This is an optimization exercise on Yosys and OpenROAD, whose aim is small area and a short achievable clock period, not a production implementation.
Only simulation tests tie the RTL to the original design; equivalence was not proved.
Some runs may be left out. An edit can pass the tests and still lose a function that they never use.

### design/flow/config.mk
export PLATFORM = sky130hd
export DESIGN_NAME = mult64_top
export DESIGN_NICKNAME = mult64_top
export VERILOG_FILES = /design/flow/design.v
export SDC_FILE = /design/flow/constraint.sdc
export NUM_CORES = 4
export LEC_CHECK = 0
export CAP_MARGIN = 20
export CORE_MARGIN = 2
export CORE_UTILIZATION = 40
export PLACE_DENSITY = 0.6
export SLEW_MARGIN = 20
### design/flow/constraint.sdc
create_clock -name core_clock -period 15.0 [get_ports {clock}]
set_input_delay 3.0000 -clock core_clock [delete_from_list [all_inputs] [get_ports {clock}]]
set_output_delay 3.0000 -clock core_clock [all_outputs]
set_load 0.01 [all_outputs]
### design/flow/design.v
module mult64_top(
    input               clock,
    input       [63:0]  a,
    input       [63:0]  b,
    input               is_signed,
    output reg  [127:0] result
);
    reg [63:0] a_r, b_r;
    reg        s_r;
    wire [127:0] p;
    mult64 m(
        .a(a_r),
        .b(b_r),
        .is_signed(s_r),
        .result(p)
    );
    always @(posedge clock) begin
        a_r <= a;
        b_r <= b;
        s_r <= is_signed;
        result <= p;
    end
endmodule

module mult64(
    input [63:0] a,
    input [63:0] b,
    input is_signed,
    output [127:0] result
);
    wire [63:0] pos_a = (is_signed & a[63])? (~a + 1) : a;
    wire [63:0] pos_b = (is_signed & b[63])? (~b + 1) : b;
    wire [127:0] pp [0:63];
    wire [127:0] pp_1[0:31];
    wire [127:0] pp_2[0:15];
    wire [127:0] pp_3[0:7];
    wire [127:0] pp_4[0:3];
    genvar i;
    generate
        for (i = 0; i < 64; i = i + 1)  begin
            assign pp[i] = pos_b[i]? 
                    {64'b0, pos_a} << i:
                    128'b0;
        end
    endgenerate
    generate
        for (i = 0; i < 16; i = i + 1)  begin
            compressor4_2 #(64) comp_inst(
                .a(pp[4*i]),
                .b(pp[4*i+1]),
                .c(pp[4*i+2]),
                .d(pp[4*i+3]),
                .e(pp_1[2*i]),
                .f(pp_1[2*i+1])
            );
        end
    endgenerate
    generate
        for (i = 0; i < 8; i = i + 1)   begin
            compressor4_2 #(64) comp_inst(
                .a(pp_1[4*i]),
                .b(pp_1[4*i+1]),
                .c(pp_1[4*i+2]),
                .d(pp_1[4*i+3]),
                .e(pp_2[2*i]),
                .f(pp_2[2*i+1])
            );
        end
    endgenerate
    generate
        for (i = 0; i < 4; i = i + 1)   begin
            compressor4_2 #(64) comp_inst(
                .a(pp_2[4*i]),
                .b(pp_2[4*i+1]),
                .c(pp_2[4*i+2]),
                .d(pp_2[4*i+3]),
                .e(pp_3[2*i]),
                .f(pp_3[2*i+1])
            );
        end
    endgenerate
    generate
        for (i = 0; i < 2; i = i + 1)   begin
            compressor4_2 #(64) comp_inst(
                .a(pp_3[4*i]),
                .b(pp_3[4*i+1]),
                .c(pp_3[4*i+2]),
                .d(pp_3[4*i+3]),
                .e(pp_4[2*i]),
                .f(pp_4[2*i+1])
            );
        end
    endgenerate
    wire [127:0] final_e, final_f;
    compressor4_2 #(64) comp_final(
        .a(pp_4[0]),
        .b(pp_4[1]),
        .c(pp_4[2]),
        .d(pp_4[3]),
        .e(final_e),
        .f(final_f)
    );
    wire [128:0] temp = final_e + final_f;
    assign result = ((is_signed) & (a[63] ^ b[63]))?
        (~temp + 1): temp;
endmodule
module csa #(parameter WIDTH = 64)(
    input  [(2*WIDTH)-1:0] a,
    input  [(2*WIDTH)-1:0] b,
    input  [(2*WIDTH)-1:0] c,
    output [(2*WIDTH)-1:0] d,
    output [(2*WIDTH)-1:0] e
);
	assign d = a ^ b ^ c;
    assign e = ((a & b) | (a & c) | (b & c)) << 1;
endmodule
module compressor4_2 #(parameter WIDTH = 64)(
    input  [(2*WIDTH)-1:0] a,
    input  [(2*WIDTH)-1:0] b,
    input  [(2*WIDTH)-1:0] c,
    input  [(2*WIDTH)-1:0] d,
    output [(2*WIDTH)-1:0] e,
    output [(2*WIDTH)-1:0] f
);
    wire [(2*WIDTH)-1:0] s0_d, s0_e, s1_d, s1_e;
    csa #(WIDTH) csa0(
        .a(a),
        .b(b),
        .c(c),
        .d(s0_d),
        .e(s0_e)
    );
    csa #(WIDTH) csa1(
        .a(d),
        .b(s0_d),
        .c(s0_e),
        .d(s1_d),
        .e(s1_e)
    );
    assign e = s1_d;
    assign f = s1_e;
endmodule
### design/flow/run.sh
#!/bin/bash
# synth_recipe.tcl (not shown) runs the flow's synth.tcl, then flattens the netlist and writes it again
# the make line also repeats each setting of config.mk as NAME=value (left out here)
make -C /OpenROAD-flow-scripts/flow DESIGN_CONFIG=/design/flow/config.mk WORK_HOME=/design/flow/orfs CLKGATE_MAP_FILE= SYNTH_SCRIPT=/design/flow/synth_recipe.tcl finish
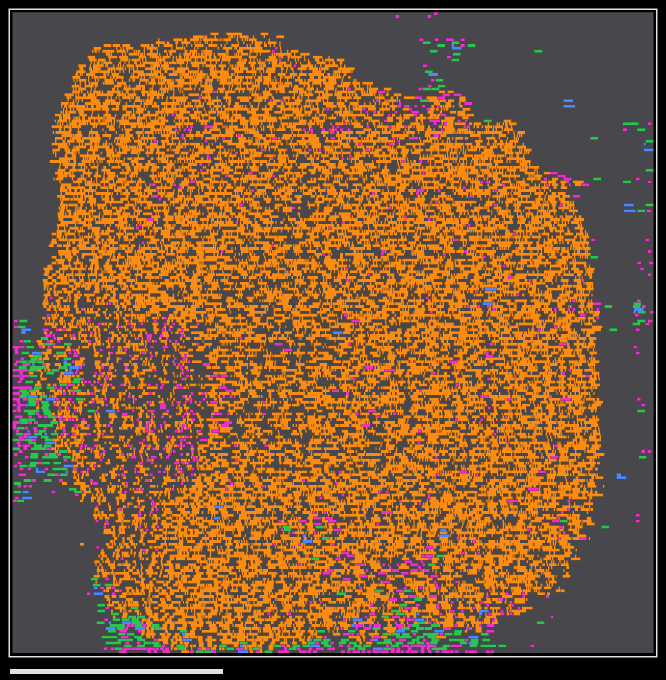
*Cell classes on the final placement, run 1*
Scale bar: 200 um. Fill, decap, tap and diode cells in gray.
[remaining buffers and delay cells] magenta | cells: 947
[remaining logic cells] orange | cells: 17012
[clock drivers and dummy loads] blue | cells: 70
[registers] green | cells: 257

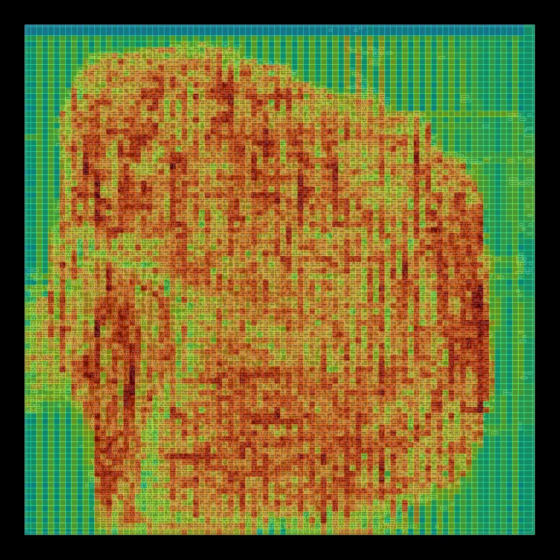
*Congestion heat map, run 1*
GRT Overall Usage: 29.58%
global routing usage on met2: 43.95%
layer with the highest usage: met2

==> summary.md, run 1 <==
| Metric | Value |
|---|---|
| CTS tree | done |
| Outcome | no timing/DRC/antenna violations |
| Die width | 605.9 um |
| Met1 Resource Use GR | 40.35% |
| ANT cells | 33 |
| FMAX | 0.06882 GHz |
| Clk cell area share | 0.7922% |
| # clock sinks | 257 |
| Routed wl met3 | 62890 um |
| Final setup vio count | 0 |
| Final non-clock buffer share | 5.534% |
| Starting Density | 40.09% |
| Multi-input combinational area share | 71.80% |
| Highest metal used | met5 |
| Die Y | 605.9 um |
| Non-clk bufs | 947 |
| CTS buffer count | 38 |
| Post-Synth Simple-Gate Area | 14.35% |
| Worst hold path depth | 2 |
| Final instance area | 160000 um2 |
| Setup WS pre-CTS | 0.2267 ns |
| HPWL after DPL | 433300 um |
| Post_cts resized | 0 |
| Core Area | 361400 um2 |
| Compound-gate portion of the synthesized area | 3.722% |
| Fin. Hold Viols | 0 |
| Max reg flops | 128 |
| Top cell type's share of synthesized area | 53.25% |
| Logic inverters | 6333 |
| EDFF count, synth | 0 |
| First-pass GRT wire length | 800100 um |
| Crit. Startpoint | b_r[9] |
| Synth Register Bits | 257 |
| Max Cap Violations | 0 |
| Htree depth | 2 |
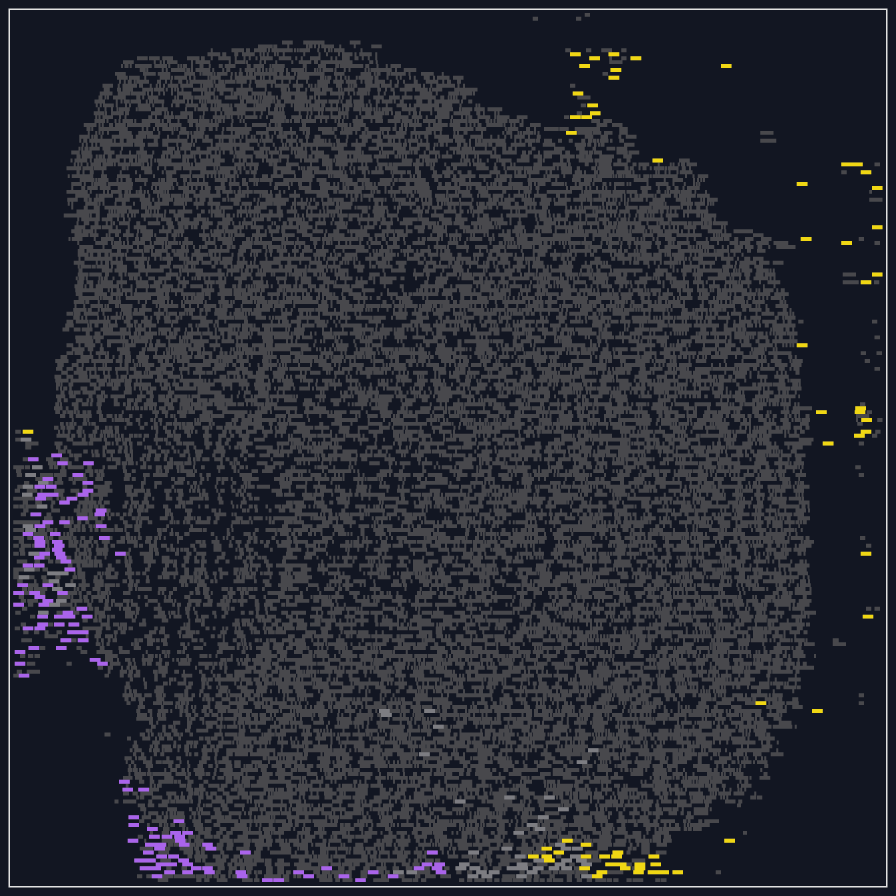
*Sequential cells grouped by signal name, run 1*
Other sequential cells in the stronger gray, the rest of the logic in the fainter gray.
[`result`] purple | sequential cells: 128
[`a_r`] yellow | sequential cells: 64
not colored: 65

-- run 1: cell usage in the layout, fill, tap and decap left out, types with 19 or more instances in the layout --
| cell type | count |
|---|---|
| a21o_1 | 40 |
| nand3_1 | 48 |
| diode_2 | 33 |
| xor2_1 | 93 |
| nor4_1 | 39 |
| and4_1 | 24 |
| fa_1 | 3851 |
| or2_2 | 49 |
| nand2b_1 | 30 |
| nand4_1 | 85 |
| xor2_2 | 33 |
| a211oi_1 | 28 |
| and3_1 | 31 |
| or3_1 | 22 |
| clkbuf_16 | 38 |
| buf_12 | 83 |
| inv_1 | 6330 |
| nand2_1 | 1273 |
| dfxtp_1 | 257 |
| o31ai_1 | 38 |
| o21ai_0 | 178 |
| xnor2_2 | 85 |
| and2_1 | 43 |
| nor2_1 | 3282 |
| a21oi_1 | 275 |
| ha_1 | 449 |
| o21ai_1 | 25 |
| clkdlybuf4s50_1 | 257 |
| buf_4 | 600 |
| o21bai_1 | 19 |
| nor2b_1 | 25 |
| o211ai_1 | 20 |
| xor2_4 | 51 |
| xnor2_1 | 120 |
| or4_1 | 21 |
| nor3_1 | 66 |
| a31oi_1 | 38 |
### Wire density map, run 1

The die is cut into 30 by 30 equal tiles; black is low, pale yellow is high, scaled to the fullest tile. Values are wire area over tile area, all layers added.
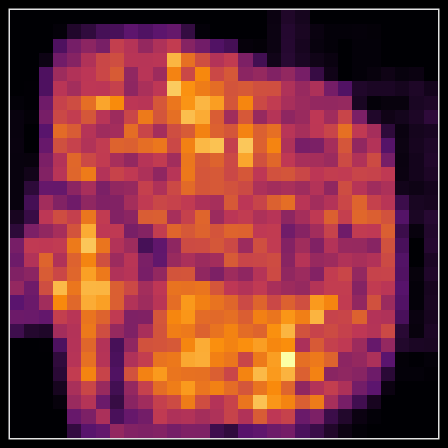

==> run 2: too many edits to list; what changed since run 1 <==
design/flow/design.v: 142 -> 7957 lines; modules unchanged: 1
  mult64: edited, 82 -> 7889 lines
  fa: new, 4 lines
  ha: new, 4 lines
  pprow: new, 5 lines
  benc: new, 4 lines
  aoi22: new, 3 lines
  aoi: new, 3 lines
  oai: new, 3 lines
  and2: new, 3 lines
  nd2: new, 3 lines
  nr2: new, 3 lines
  inv1: new, 3 lines
  xo2: new, 3 lines
  xn2: new, 3 lines
  removed: csa, compressor4_2
==> module aoi22 as of run 2 <==
module aoi22(input a, input b, input c, input d, output y);
    assign y = ~((a & b) | (c & d));
endmodule
==> module and2 as of run 2 <==
module and2(input a, input b, output y);
    assign y = a & b;
endmodule
==> module xo2 as of run 2 <==
module xo2(input a, input b, output y);
    assign y = a ^ b;
endmodule
==> module fa as of run 2 <==
module fa(input x, input y, input z, output s, output c);
    assign s = x ^ y ^ z;
    assign c = (x & y) | (x & z) | (y & z);
endmodule
==> module nd2 as of run 2 <==
module nd2(input a, input b, output y);
    assign y = ~(a & b);
endmodule
==> module oai as of run 2 <==
module oai(input a, input b, input c, output y);
    assign y = ~((a | b) & c);
endmodule
==> module nr2 as of run 2 <==
module nr2(input a, input b, output y);
    assign y = ~(a | b);
endmodule
==> module pprow as of run 2 <==
module pprow(input one, input two, input neg, input [65:0] ax, output [65:0] p);
    wire [65:0] a0 = {ax[64:0], 1'b0};
    wire [65:0] s = (({66{one}} & ax) | ({66{two}} & a0)) ^ {66{neg}};
    assign p = {~s[65], s[64:0]};
endmodule
==> module aoi as of run 2 <==
module aoi(input a, input b, input c, output y);
    assign y = ~((a & b) | c);
endmodule
==> module ha as of run 2 <==
module ha(input x, input y, output s, output c);
    assign s = x ^ y;
    assign c = x & y;
endmodule
==> module xn2 as of run 2 <==
module xn2(input a, input b, output y);
    assign y = ~(a ^ b);
endmodule
==> module inv1 as of run 2 <==
module inv1(input a, output y);
    assign y = ~a;
endmodule
==> module benc as of run 2 <==
module benc(input b2, input b1, input b0, output one, output two);
    assign one = b1 ^ b0;
    assign two = (b2 & ~b1 & ~b0) | (~b2 & b1 & b0);
endmodule
--- a/design/flow/config.mk
+++ b/design/flow/config.mk
@@ -8,5 +8,8 @@
 export CAP_MARGIN = 20
 export CORE_MARGIN = 2
-export CORE_UTILIZATION = 40
+export CORE_UTILIZATION = 50
 export PLACE_DENSITY = 0.6
+export SETUP_SLACK_MARGIN = 5
 export SLEW_MARGIN = 20
+export SYNTH_HIERARCHICAL = 1
+export SYNTH_MINIMUM_KEEP_SIZE = 0
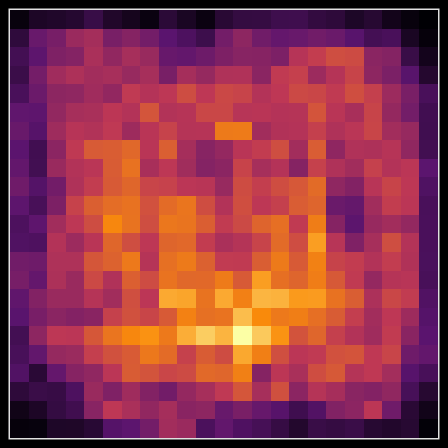
*Wire density map, run 2*
The die is cut into 23 by 23 equal tiles; black is low, pale yellow is high, scaled to the fullest tile. Values are wire area over tile area, all layers added.
mean over tiles: 0.42
tiles over half the peak: 36%
nearly empty tiles: 0.80%
fullest tile: 0.99

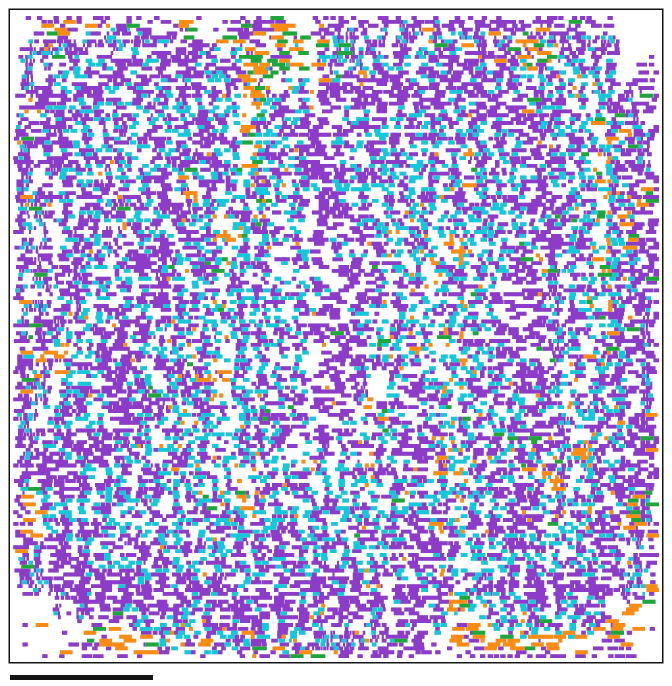
*Cells by drive strength, run 2*
Scale bar: 100 um.
[x6 and larger] green | cells: 139 | share: 1.6%
[x2] cyan | cells: 2373 | share: 27%
[x3 and x4] orange | cells: 494 | share: 5.5%
[x1 and smaller] purple | cells: 5932 | share: 66%
Non-clk bufs: 665
final worst slack: 5.178 ns
area grow syn2layout: 11.28%
final instance area: 113500 um2

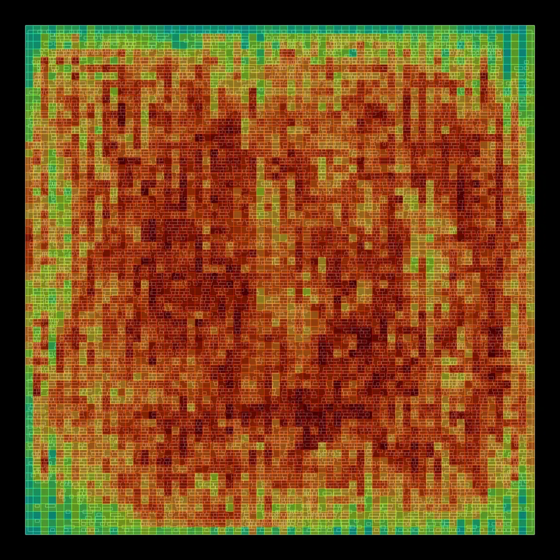
*Congestion heat map, run 2*
global routing usage on met2: 69.35%
final core utilization: 56.06%
routing usage on met3: 14.81%

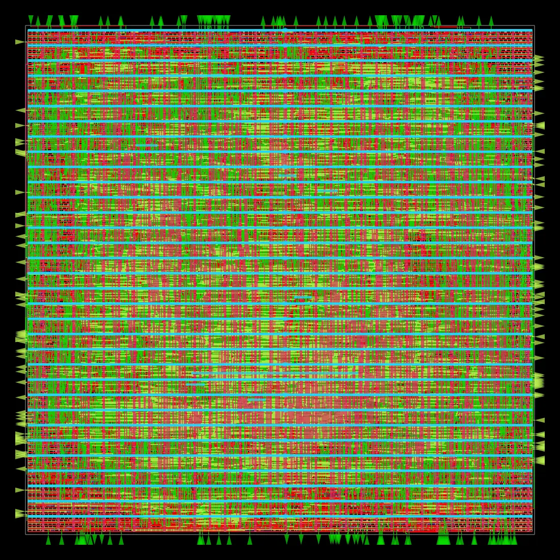
*The whole layout, all layers, run 2*
Non-Filler Instances: 11610
DRT Wirelength: 487000 um
die width: 455.7 um

==> summary.md, run 2 <==
| Metric | Value |
|---|---|
| Root buffer cell | clkbuf_16 |
| Rows | 165 |
| Synthesized area | 102000 um2 |
| ANT cells | 4 (-88%) |
| Fin. Hold Viols | 0 (unchanged) |
| FMAX | 0.1018 GHz (+48%) |
| RSZ-0062 raised after global routing | true |
| Max reg flops | 128 (unchanged) |
| Netlist cell types | 21 |
| Ys async rst share | 0% |
| Starting Density | 50.38% (+10 points) |
| Clock buffer cells | 53 |
| Largest area contributor in the netlist | fa_1 |
| Outcome | no timing/DRC/antenna violations |
| Critical path class | register to register |
| Logic inverters | 153 (-98%) |
| Total gr overflow | 0 |
| Largest family of logic cells by synthesized area | adder cells |
| Compound-gate portion of the synthesized area | 29.30% (+26 points) |
| Die Area | 207700 um2 |
| Avg WL per Cell | 41.93 um |
| WHS | 1.027 ns |
| Top cell type's share of synthesized area | 38.30% (-15 points) |
| Multi-input combinational area share | 84.89% (+13 points) |
| Most common cell after layout, fill and taps aside | xnor2_1 |
| CP endpoint kind | register |
| DR vias/cell | 7.205 |
| Worst path bufs/invs | 5 |
| Worst Skew | 0.05021 ns |
| Final min period | 9.822 ns |
| CTS tree | done |
| PortBufs | 257 |
| CTS buffer count | 39 (+2.6%) |
| Layer with the highest usage | met2 |
| Vias in the first global route | 89840 |
| Final non-clock buffer share | 5.717% (+0.18 points) |
| Hold Buf Count CTS | 0 |
| Fin. max-slew vios | 0 |
| HPWL after DPL | 316600 um (-27%) |
| Core Area | 202500 um2 (-44%) |
| Pre-antenna DRT Iters | 6 |
| CP max-delay cell | fa_1 |
| Post-DRT Antenna Nets | 0 |
| Relative slew margins | 24.08% |
| # IOs | 258 |
| GRT Overall Usage | 46.23% (+17 points) |
| Dpl cell area | 111200 um2 |
| Synth Register Bits | 257 (unchanged) |
| YS warnings | 7 |
| First-pass GRT wire length | 686900 um (-14%) |
| Initial antenna violation count | 13 |
| Setup WS pre-CTS | 3.980 ns (+3.754 ns) |
| Hold/Removal Path Class | register to register |
| Placed Instances | 11460 |
| Crit-path leading delay family | adder cells |
| Multiplexer share of the synthesized area | 0% |
| CP arrival | 10.35 ns |
| Clk slew on worst S/H paths | 0.06 ns |
| Area of the multi-input gates | 96390 um2 |
| Largest net degree at the start of global routing | 73 |
| FILL cells | 17350 |
| Post-Synth Simple-Gate Area | 2.910% (-11 points) |
| Routability Congestion | 1.021 |
| Seq_cells | 257 |
| # clock sinks | 257 (unchanged) |
| Final setup vio count | 0 (unchanged) |
| Setup crit start kind | register |
| Req. time, crit path | 15.53 ns |
| Layout cells sized above 1 | 33.63% |
| Most frequent cell after synthesis | xnor2_1 |
| Gate Count Post-Synth | 8308 |
| Fraction of area in registers | 4.850% |
| Setup TNS Final | 0 ns |
| Ys flop type | dfxtp_1 |
| Post-Synth Adder-Cell Area | 39.84% |
| Bufs on Longest Clock Path | 3 |
| Top post-synthesis cells by count | 2164 x xnor2_1, 2112 x a22oi_2, 1952 x fa_1 |
| Met1 Resource Use GR | 56.37% (+16 points) |
| Clk cell area share | 1.073% (+0.28 points) |
| DRC | 0 |
| EDFF count, synth | 0 (unchanged) |
| Worst skew pair latency | 0.70 ns |
| Post-synthesis average cell area | 12.28 um2 |
| Top flop regs | result: 128 flops, a_r: 64 flops, b_r: 64 flops |
| Slowest cell delay on critical path | 0.69 ns |
| Worst path most repeated cell | fa_1 |
| Ranking of synthesized cells by area | fa_1 38%, a22oi_2 26%, xnor2_1 19% |
| Max Cap Violations | 0 (unchanged) |
| Htree depth | 2 (unchanged) |
| Most frequent cells in the layout | 2163 x xnor2_1, 2112 x a22oi_2, 1951 x fa_1, 318 x buf_4, 281 x xor2_1 |
| Register area | 5507 um2 |
run 2: cell count changes in the layout (fill, tap and decap cells not counted), moves of 178 or more:
cell,previous run,this run
a21oi_1,275,0
nand2_1,1273,231
nor2_1,3282,141
inv_1,6330,150
buf_4,600,318
a22oi_2,1,2112
fa_1,3851,1951
xor2_1,93,281
xnor2_1,120,2163
ha_1,449,125
o21ai_1,25,203
o21ai_0,178,0
a21oi_2,2,231
run 2: final timing paths:
kind	endpoint	start	cells past startpoint	slack (ns)
min	result[0]	b_r[1]	2	1.03
min reg2reg	result[0]	b_r[1]	2	1.03
max reg2reg	result[100]	b_r[9]	27	5.18
max	result[100]	b_r[9]	27	5.18
run 2: layer usage:
| metal | share of wire, % | vias up |
|---|---|---|
| met4 | 9.1 | 14 |
| met3 | 13 | 2408 |
| met1 | 35 | 43470 |
| li1 | - | 30840 |
| met2 | 43 | 6947 |
| met5 | 0.048 | - |
run 2: timing repair:
item,4_1_cts,5_1_grt
gates cloned,0,3
gates resized for setup,26,42
pin swaps,6,10
setup endpoints to repair,53,55
setup buffers,19,59
### Cell classes on the final placement, run 2

Scale bar: 100 um. Fill, decap, tap and diode cells in gray.
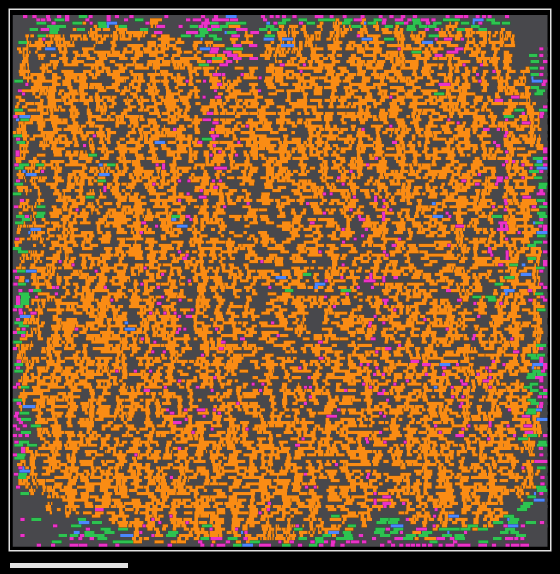

==> run 3: changes to the inputs <==
--- a/design/flow/config.mk
+++ b/design/flow/config.mk
@@ -7,8 +7,8 @@
 export LEC_CHECK = 0
 export CAP_MARGIN = 20
 export CORE_MARGIN = 2
-export CORE_UTILIZATION = 50
-export PLACE_DENSITY = 0.6
+export CORE_UTILIZATION = 60
+export PLACE_DENSITY = 0.7
 export SETUP_SLACK_MARGIN = 5
 export SLEW_MARGIN = 20
 export SYNTH_HIERARCHICAL = 1
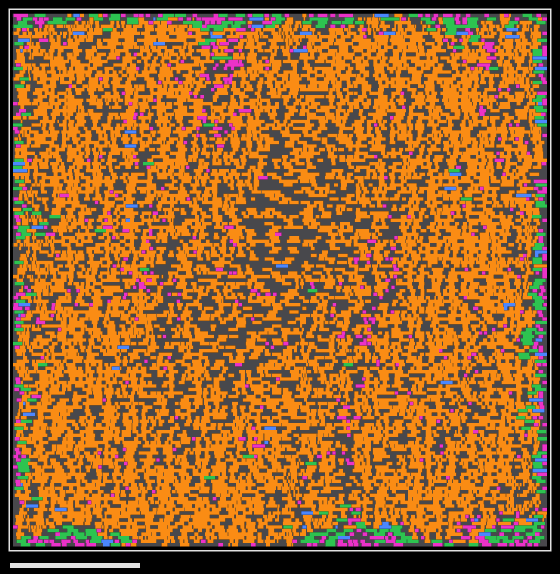
*Cell classes on the final placement, run 3*
Scale bar: 100 um. Fill, decap, tap and diode cells in gray.
[registers] green | cells: 257
[remaining buffers and delay cells] magenta | cells: 637
[remaining logic cells] orange | cells: 7945
[clock drivers and dummy loads] blue | cells: 66
Core Area: 169100 um2
final core utilization: 66.63%
final instance area: 112700 um2
fraction of area in registers: 4.887%
Rows: 151

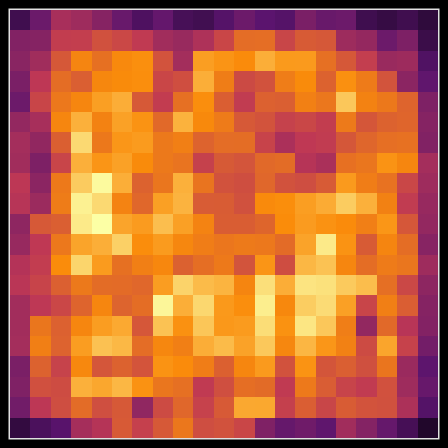
*Wire density map, run 3*
The die is cut into 21 by 21 equal tiles; black is low, pale yellow is high, scaled to the fullest tile. Values are wire area over tile area, all layers added.
mean over tiles: 0.50
tiles over half the peak: 77%
fullest tile: 0.81
Avg WL per Cell: 41.26 um
DRT Wirelength: 459200 um

==> summary.md, run 3 <==
| Metric | Value |
|---|---|
| Outcome | no timing/DRC/antenna violations |
| Netlist cell types | 21 (unchanged) |
| CTS tree | done |
| Dpl cell area | 110400 um2 (-0.68%) |
| Top flop regs | result: 128 flops, a_r: 64 flops, b_r: 64 flops |
| Crit-path leading delay family | adder cells |
| Most common cell after layout, fill and taps aside | xnor2_1 |
| Ys async rst share | 0% (unchanged) |
| Non-Filler Instances | 11130 (-4.2%) |
| Bufs on Longest Clock Path | 3 (unchanged) |
| Final setup vio count | 0 (unchanged) |
| First-pass GRT wire length | 658100 um (-4.2%) |
| CP max-delay cell | dfxtp_4 |
| CP endpoint kind | register |
| Worst r2r src | b_r[25] |
| Crit. Startpoint | b_r[25] |
| Setup TNS Final | 0 ns (unchanged) |
| Root buffer cell | clkbuf_16 |
| Final min period | 9.878 ns (+0.05597 ns) |
| Die width | 416.4 um (-8.6%) |
| Worst skew pair latency | 0.70 ns (about the same) |
| Placed Instances | 10990 (-4.0%) |
| Synthesized area | 102000 um2 (unchanged) |
| Gate Count Post-Synth | 8308 (unchanged) |
| Post_cts resized | 25 (-3.8%) |
| DR vias/cell | 7.587 (+5.3%) |
| Fin. Hold Viols | 0 (unchanged) |
| GRT Overall Usage | 53.08% (+6.9 points) |
| Setup crit start kind | register |
| Top cell type's share of synthesized area | 38.30% (unchanged) |
| CTS buffer count | 36 (-7.7%) |
| Post-DRT Antenna Nets | 0 (unchanged) |
| Area of the multi-input gates | 96390 um2 (unchanged) |
| CP arrival | 10.40 ns (+0.05 ns) |
| Slowest cell delay on critical path | 0.63 ns (-0.06 ns) |
| Worst path bufs/invs | 6 (+1) |
| Post-synthesis average cell area | 12.28 um2 (unchanged) |
| DRC | 0 (unchanged) |
| Ys flop type | dfxtp_1 |
| Synth Register Bits | 257 (unchanged) |
| Clk slew on worst S/H paths | 0.08 ns (+0.02 ns) |
| Htree depth | 2 (unchanged) |
| Critical path class | register to register |
| Largest net degree at the start of global routing | 67 (-8.2%) |
| Worst Skew | 0.04934 ns (-0.0008735 ns) |
| Register area | 5507 um2 (unchanged) |
| PortBufs | 257 (unchanged) |
| Multiplexer share of the synthesized area | 0% (unchanged) |
| Compound-gate portion of the synthesized area | 29.30% (unchanged) |
| EDFF count, synth | 0 (unchanged) |
| Post-Synth Adder-Cell Area | 39.84% (unchanged) |
| RSZ-0062 raised after global routing | true |
| Worst Hold Launch | b_r[1] |
| # clock sinks | 257 (unchanged) |
| Max Cap Violations | 0 (unchanged) |
| Setup bufs post-CTS | 16 (-3) |
| HPWL after DPL | 307600 um (-2.8%) |
| Pre-antenna DRT Iters | 7 (+1) |
| Fin. max-slew vios | 0 (unchanged) |
| Initial antenna violation count | 14 (+1) |
| Total gr overflow | 0 (unchanged) |
| Vias in the first global route | 90630 (+0.88%) |
| Req. time, crit path | 15.53 ns (about the same) |
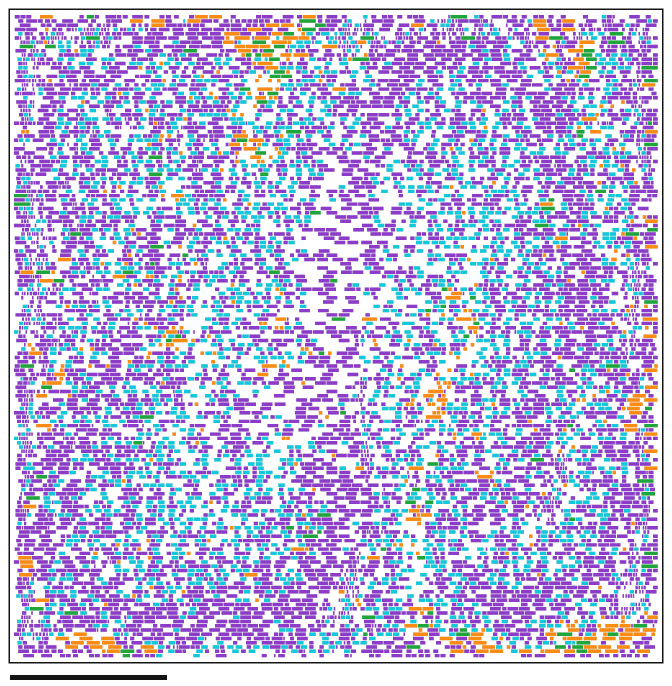
*Cells by drive strength, run 3*
Scale bar: 100 um.
[x6 and larger] green | cells: 120 | share: 1.3%
[x2] cyan | cells: 2371 | share: 27%
[x1 and smaller] purple | cells: 5925 | share: 67%
[x3 and x4] orange | cells: 489 | share: 5.5%
Non-clk bufs: 637
area grow syn2layout: 10.43%
final worst slack: 5.122 ns

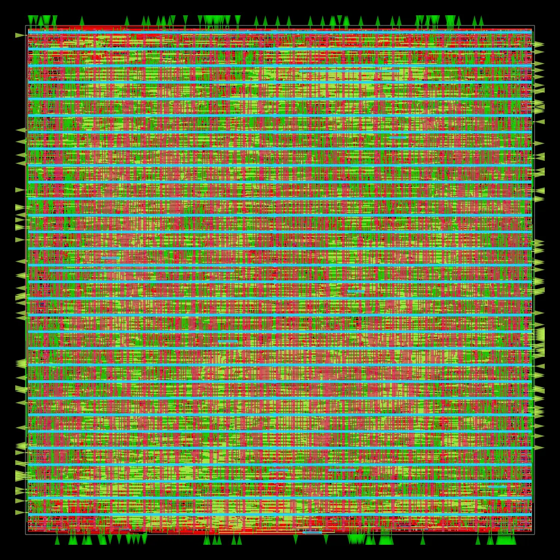
*The whole layout, all layers, run 3*
Die Area: 173400 um2
Die Y: 416.4 um

[run 3: cell counts after synthesis]
No cell type changed its count.
[run 3: metal layers]
| layer | vias to the layer above | part of all wire (%) | track usage [%] |
|---|---|---|---|
| met4 | 20 | 11 | 45.02 |
| met5 | - | 0.074 | 0.9447 |
| li1 | 30770 | - | - |
| met1 | 42900 | 32 | 61.93 |
| met3 | 2834 | 14 | 19.99 |
| met2 | 7903 | 42 | 77.13 |
[run 3: worst paths after layout]
check	to	slack, ns	cells past startpoint
worst min register to register	result[0]	0.67	1
worst min-delay path	result[0]	0.67	1
worst max-delay path	result[71]	5.12	27
worst max register to register	result[71]	5.12	27
[run 3: area by class of cell]
cell class,instances,area share (%)
multi-input combinational,7792,85.55
timing repair buffer,637,5.369
inverter,153,0.5197
clock buffer,45,0.9028
tap,2218,2.463
sequential,257,4.887
clock inverter,21,0.3032
antenna,4,0.008884
[run 3: metrics by stage]
stage	setup slack, ns	utilization [%]
after floorplan	4.985	-
after global placement	4.083	65.30
after detailed placement	4.033	65.30
after CTS	5.008	66.29
after global routing	4.955	66.63
final	5.122	66.63
### Congestion heat map, run 3

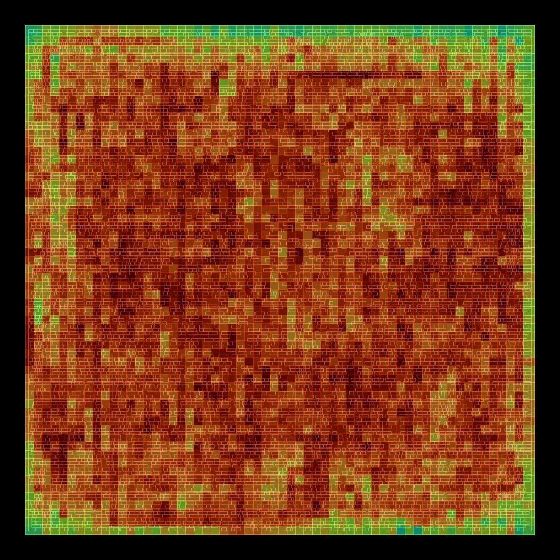

==> run 4: changes to the inputs <==
--- a/design/flow/config.mk
+++ b/design/flow/config.mk
@@ -5,11 +5,11 @@
 export SDC_FILE = /design/flow/constraint.sdc
 export NUM_CORES = 4
 export LEC_CHECK = 0
-export CAP_MARGIN = 20
+export CAP_MARGIN = 10
 export CORE_MARGIN = 2
 export CORE_UTILIZATION = 60
 export PLACE_DENSITY = 0.7
 export SETUP_SLACK_MARGIN = 5
-export SLEW_MARGIN = 20
+export SLEW_MARGIN = 10
 export SYNTH_HIERARCHICAL = 1
 export SYNTH_MINIMUM_KEEP_SIZE = 0
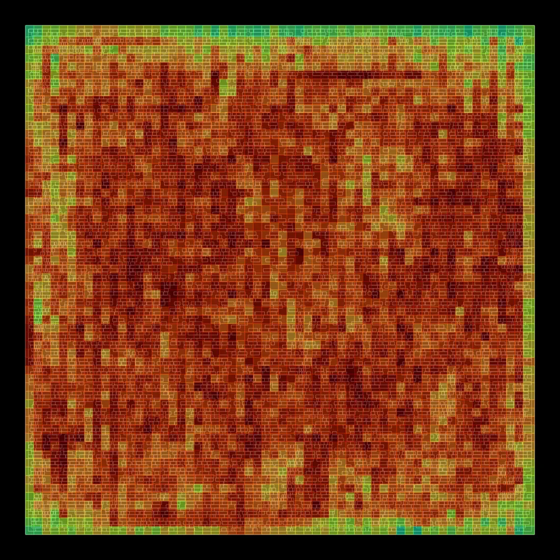
*Congestion heat map, run 4*
Avg WL per Cell: 41.30 um
final core utilization: 66.62%

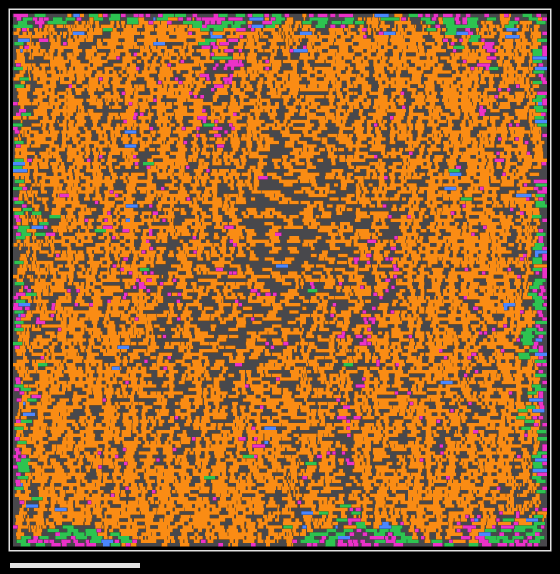
*Cell classes on the final placement, run 4*
Scale bar: 100 um. Fill, decap, tap and diode cells in gray.
[remaining buffers and delay cells] magenta | cells: 636
[remaining logic cells] orange | cells: 7945
[clock drivers and dummy loads] blue | cells: 66
[registers] green | cells: 257

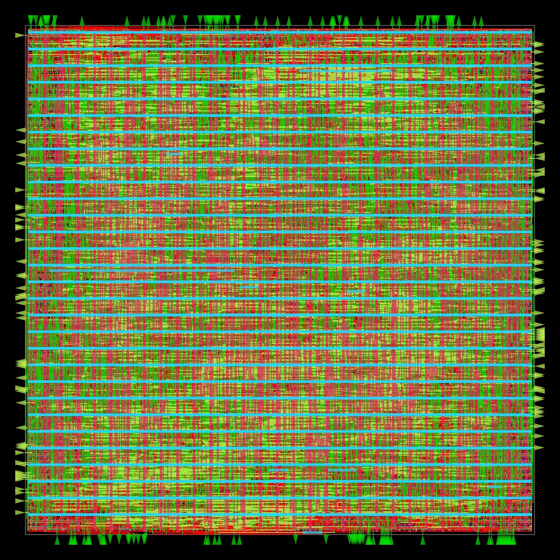
*The whole layout, all layers, run 4*
final instance area: 112600 um2
DRT Wirelength: 459500 um

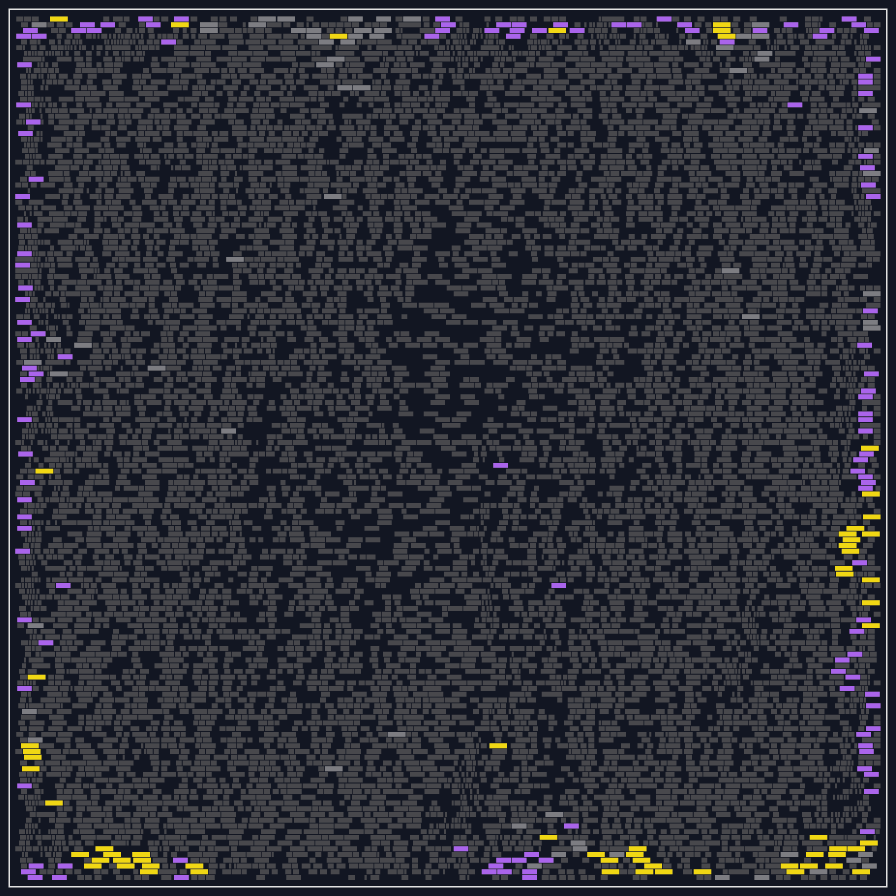
*Sequential cells grouped by signal name, run 4*
Other sequential cells in the stronger gray, the rest of the logic in the fainter gray.
[`result`] purple | sequential cells: 128 | where: all over the die
[`a_r`] yellow | sequential cells: 64 | where: all over the die
fraction of area in registers: 4.888%
register area: 5507 um2

==> summary.md, run 4 <==
| Metric | Value |
|---|---|
| Htree depth | 2 (unchanged) |
| Ys flop type | dfxtp_1 |
| Relative slew margins | 5.818% |
| Req. time, crit path | 15.53 ns (about the same) |
| GRT Overall Usage | 53.08% (unchanged) |
| Final worst slack | 5.144 ns (+0.02184 ns) |
| # clock sinks | 257 (unchanged) |
| Placed Instances | 10990 (unchanged) |
| Multiplexer share of the synthesized area | 0% (unchanged) |
| PortBufs | 257 (unchanged) |
| Die width | 416.4 um (unchanged) |
| DRC | 0 (unchanged) |
| Slowest cell delay on critical path | 0.63 ns (about the same) |
| Crit-path leading delay family | adder cells |
| Worst Hold Launch | b_r[1] |
| Total gr overflow | 0 (unchanged) |
| Hold Path Sink | result[0] |
| Area grow syn2layout | 10.40% (about the same) |
| EDFF count, synth | 0 (unchanged) |
| Worst skew pair latency | 0.70 ns (about the same) |
| Root buffer cell | clkbuf_16 |
| Post-DRT Antenna Nets | 0 (unchanged) |
| Fin. Hold Viols | 0 (unchanged) |
| CP endpoint kind | register |
| Met2 routed WL | 193400 um (about the same) |
| Post-Synth Adder-Cell Area | 39.84% (unchanged) |
| Compound-gate portion of the synthesized area | 29.30% (unchanged) |
| Core Area | 169100 um2 (unchanged) |
| Netlist cell types | 21 (unchanged) |
| Highest metal used | met5 |
| Ys async rst share | 0% (unchanged) |
| Setup WS pre-CTS | 4.033 ns (unchanged) |
| Vias in the first global route | 90630 (unchanged) |
| CTS tree | done |
| HPWL after DPL | 307600 um (unchanged) |
| Final min period | 9.856 ns (-0.02184 ns) |
| Bufs on Longest Clock Path | 3 (unchanged) |
| Seq/Total Area, Yosys | 5.042% |
| Worst path most repeated cell | fa_1 |
| Ranking of synthesized cells by area | fa_1 38%, a22oi_2 26%, xnor2_1 19% |
| Synthesized area | 102000 um2 (unchanged) |
| WHS | 0.6736 ns |
| Critical path class | register to register |
| First-pass GRT wire length | 658100 um (unchanged) |
| Top flop regs | result: 128 flops, a_r: 64 flops, b_r: 64 flops |
| DR vias/cell | 7.577 (-0.13%) |
| Final setup vio count | 0 (unchanged) |
| Gate Count Post-Synth | 8308 (unchanged) |
| Top cell type's share of synthesized area | 38.30% (unchanged) |
| FMAX | 0.1015 GHz |
| Setup TNS Final | 0 ns (unchanged) |
| CP max FO | 34 |
| Largest net degree at the start of global routing | 67 (unchanged) |
| Wl on met1 | 150600 um (+1.2%) |
| Reg-to-reg slack, setup | 5.14 ns (+0.02 ns) |
| Layout cells sized above 1 | 33.46% |
| Setup crit start kind | register |
| Dpl cell area | 110400 um2 (unchanged) |
| Top post-synthesis cells by count | 2164 x xnor2_1, 2112 x a22oi_2, 1952 x fa_1 |
| Worst path bufs/invs | 6 (unchanged) |
| Via count | 84300 |
| Post_cts resized | 25 (unchanged) |
| Reg2Reg Depth | 27 (unchanged) |
| Most common cell after layout, fill and taps aside | xnor2_1 |
| Non-Filler Instances | 11130 (-0.0090%) |
| Die Area | 173400 um2 (unchanged) |
| Pre-antenna DRT Iters | 6 (-1) |
| Synth Register Bits | 257 (unchanged) |
| Starting Density | 60.34% |
| Largest area contributor in the netlist | fa_1 |
| Worst hold path depth | 1 (unchanged) |
| CP arrival | 10.38 ns (-0.02 ns) |
| Slew @ Worst Pin | 1.403 ns |
| Fin. max-slew vios | 0 (unchanged) |
| Outcome | no timing/DRC/antenna violations |
| Hold Buf Count CTS | 0 |
| Rows | 151 (unchanged) |
| Worst Skew | 0.04834 ns (-0.0009968 ns) |
| Worst r2r src | b_r[25] |
| Post-Synth Simple-Gate Area | 2.910% |
| CTS buffer count | 36 (unchanged) |
| Max Cap Violations | 0 (unchanged) |
| Routed wl met3 | 65360 um (-1.4%) |
| Setup bufs post-CTS | 16 (unchanged) |
| R2r endpoint | result[71] |
| Synth Area in XOR/XNOR | 21.30% |
| CP max-delay cell | dfxtp_4 |
| RSZ-0062 raised after global routing | true |
| Initial antenna violation count | 14 (unchanged) |
| Die Y | 416.4 um (unchanged) |
| Clk slew on worst S/H paths | 0.08 ns (about the same) |
| Post-synthesis average cell area | 12.28 um2 (unchanged) |
[run 4: cell count changes in the layout (fill, tap and decap cells not counted), sizes merged]
| cell | previous run | this run |
|---|---|---|
| buf | 379 | 378 |
[run 4: layout make-up]
cell class,instances,area [um2],share of cell area (%)
inverter,153,585.6,0.5198
tap,2218,2775,2.464
timing repair buffer,636,6022,5.346
multi-input combinational,7792,96390,85.57
antenna,4,10.01,0.008886
clock buffer,45,1017,0.9030
sequential,257,5507,4.888
clock inverter,21,341.6,0.3032
[run 4: metal layers]
metal | GRT usage, % | vias to the layer above
met1 | 61.93 | 42940
met4 | 45.02 | 18
met5 | 0.9447 | -
li1 | - | 30770
met2 | 77.13 | 7774
met3 | 19.99 | 2805
[run 4: worst max path at each step]
| stage | from | endpoint | slack (ns) | cells after the start |
|---|---|---|---|---|
| global placement | b_r[37] | result[119] | 4.08 | 27 |
| floorplan | b_r[43] | result[100] | 4.99 | 23 |
| CTS | b_r[47] | result[71] | 5.01 | 25 |
| global route | b_r[25] | result[71] | 4.95 | 27 |
| finish | b_r[25] | result[71] | 5.14 | 27 |
| detailed placement | b_r[37] | result[124] | 4.03 | 27 |

-- separate check: timing with driven ports --
The flow's constraints put no driver on any port. The routed layouts listed below were extracted and timed again, unchanged, in two steps. Step 1 (the two cells are an assumption about what drives the block):
set clk [get_ports {clock}]
set_driving_cell -lib_cell sky130_fd_sc_hd__clkbuf_16 $clk
set_driving_cell -lib_cell sky130_fd_sc_hd__buf_2 [delete_from_list [all_inputs] $clk]
Step 2, shift: input delay + t, output delay - t, t = (earliest + latest rising clock arrival at the registers) / 2. This alone moves slack from input paths to output paths. Slacks: no drivers / after step 1 / after step 2; pairs: no drivers / after step 1.
| run | t, ns | setup WS [ns] | slew at the worst register clock pin (ns) |
|---|---|---|---|
| run 1 | 0.787 | 0.470 / 0.470 / 0.470 | 0.08 / 0.08 |
| run 2 | 0.774 | 5.178 / 5.178 / 5.178 | 0.07 / 0.07 |
| run 3 | 0.774 | 5.122 / 5.122 / 5.122 | 0.09 / 0.09 |
| run 4 | 0.773 | 5.144 / 5.144 / 5.144 | 0.09 / 0.09 |
After both steps every run listed still meets setup and hold.
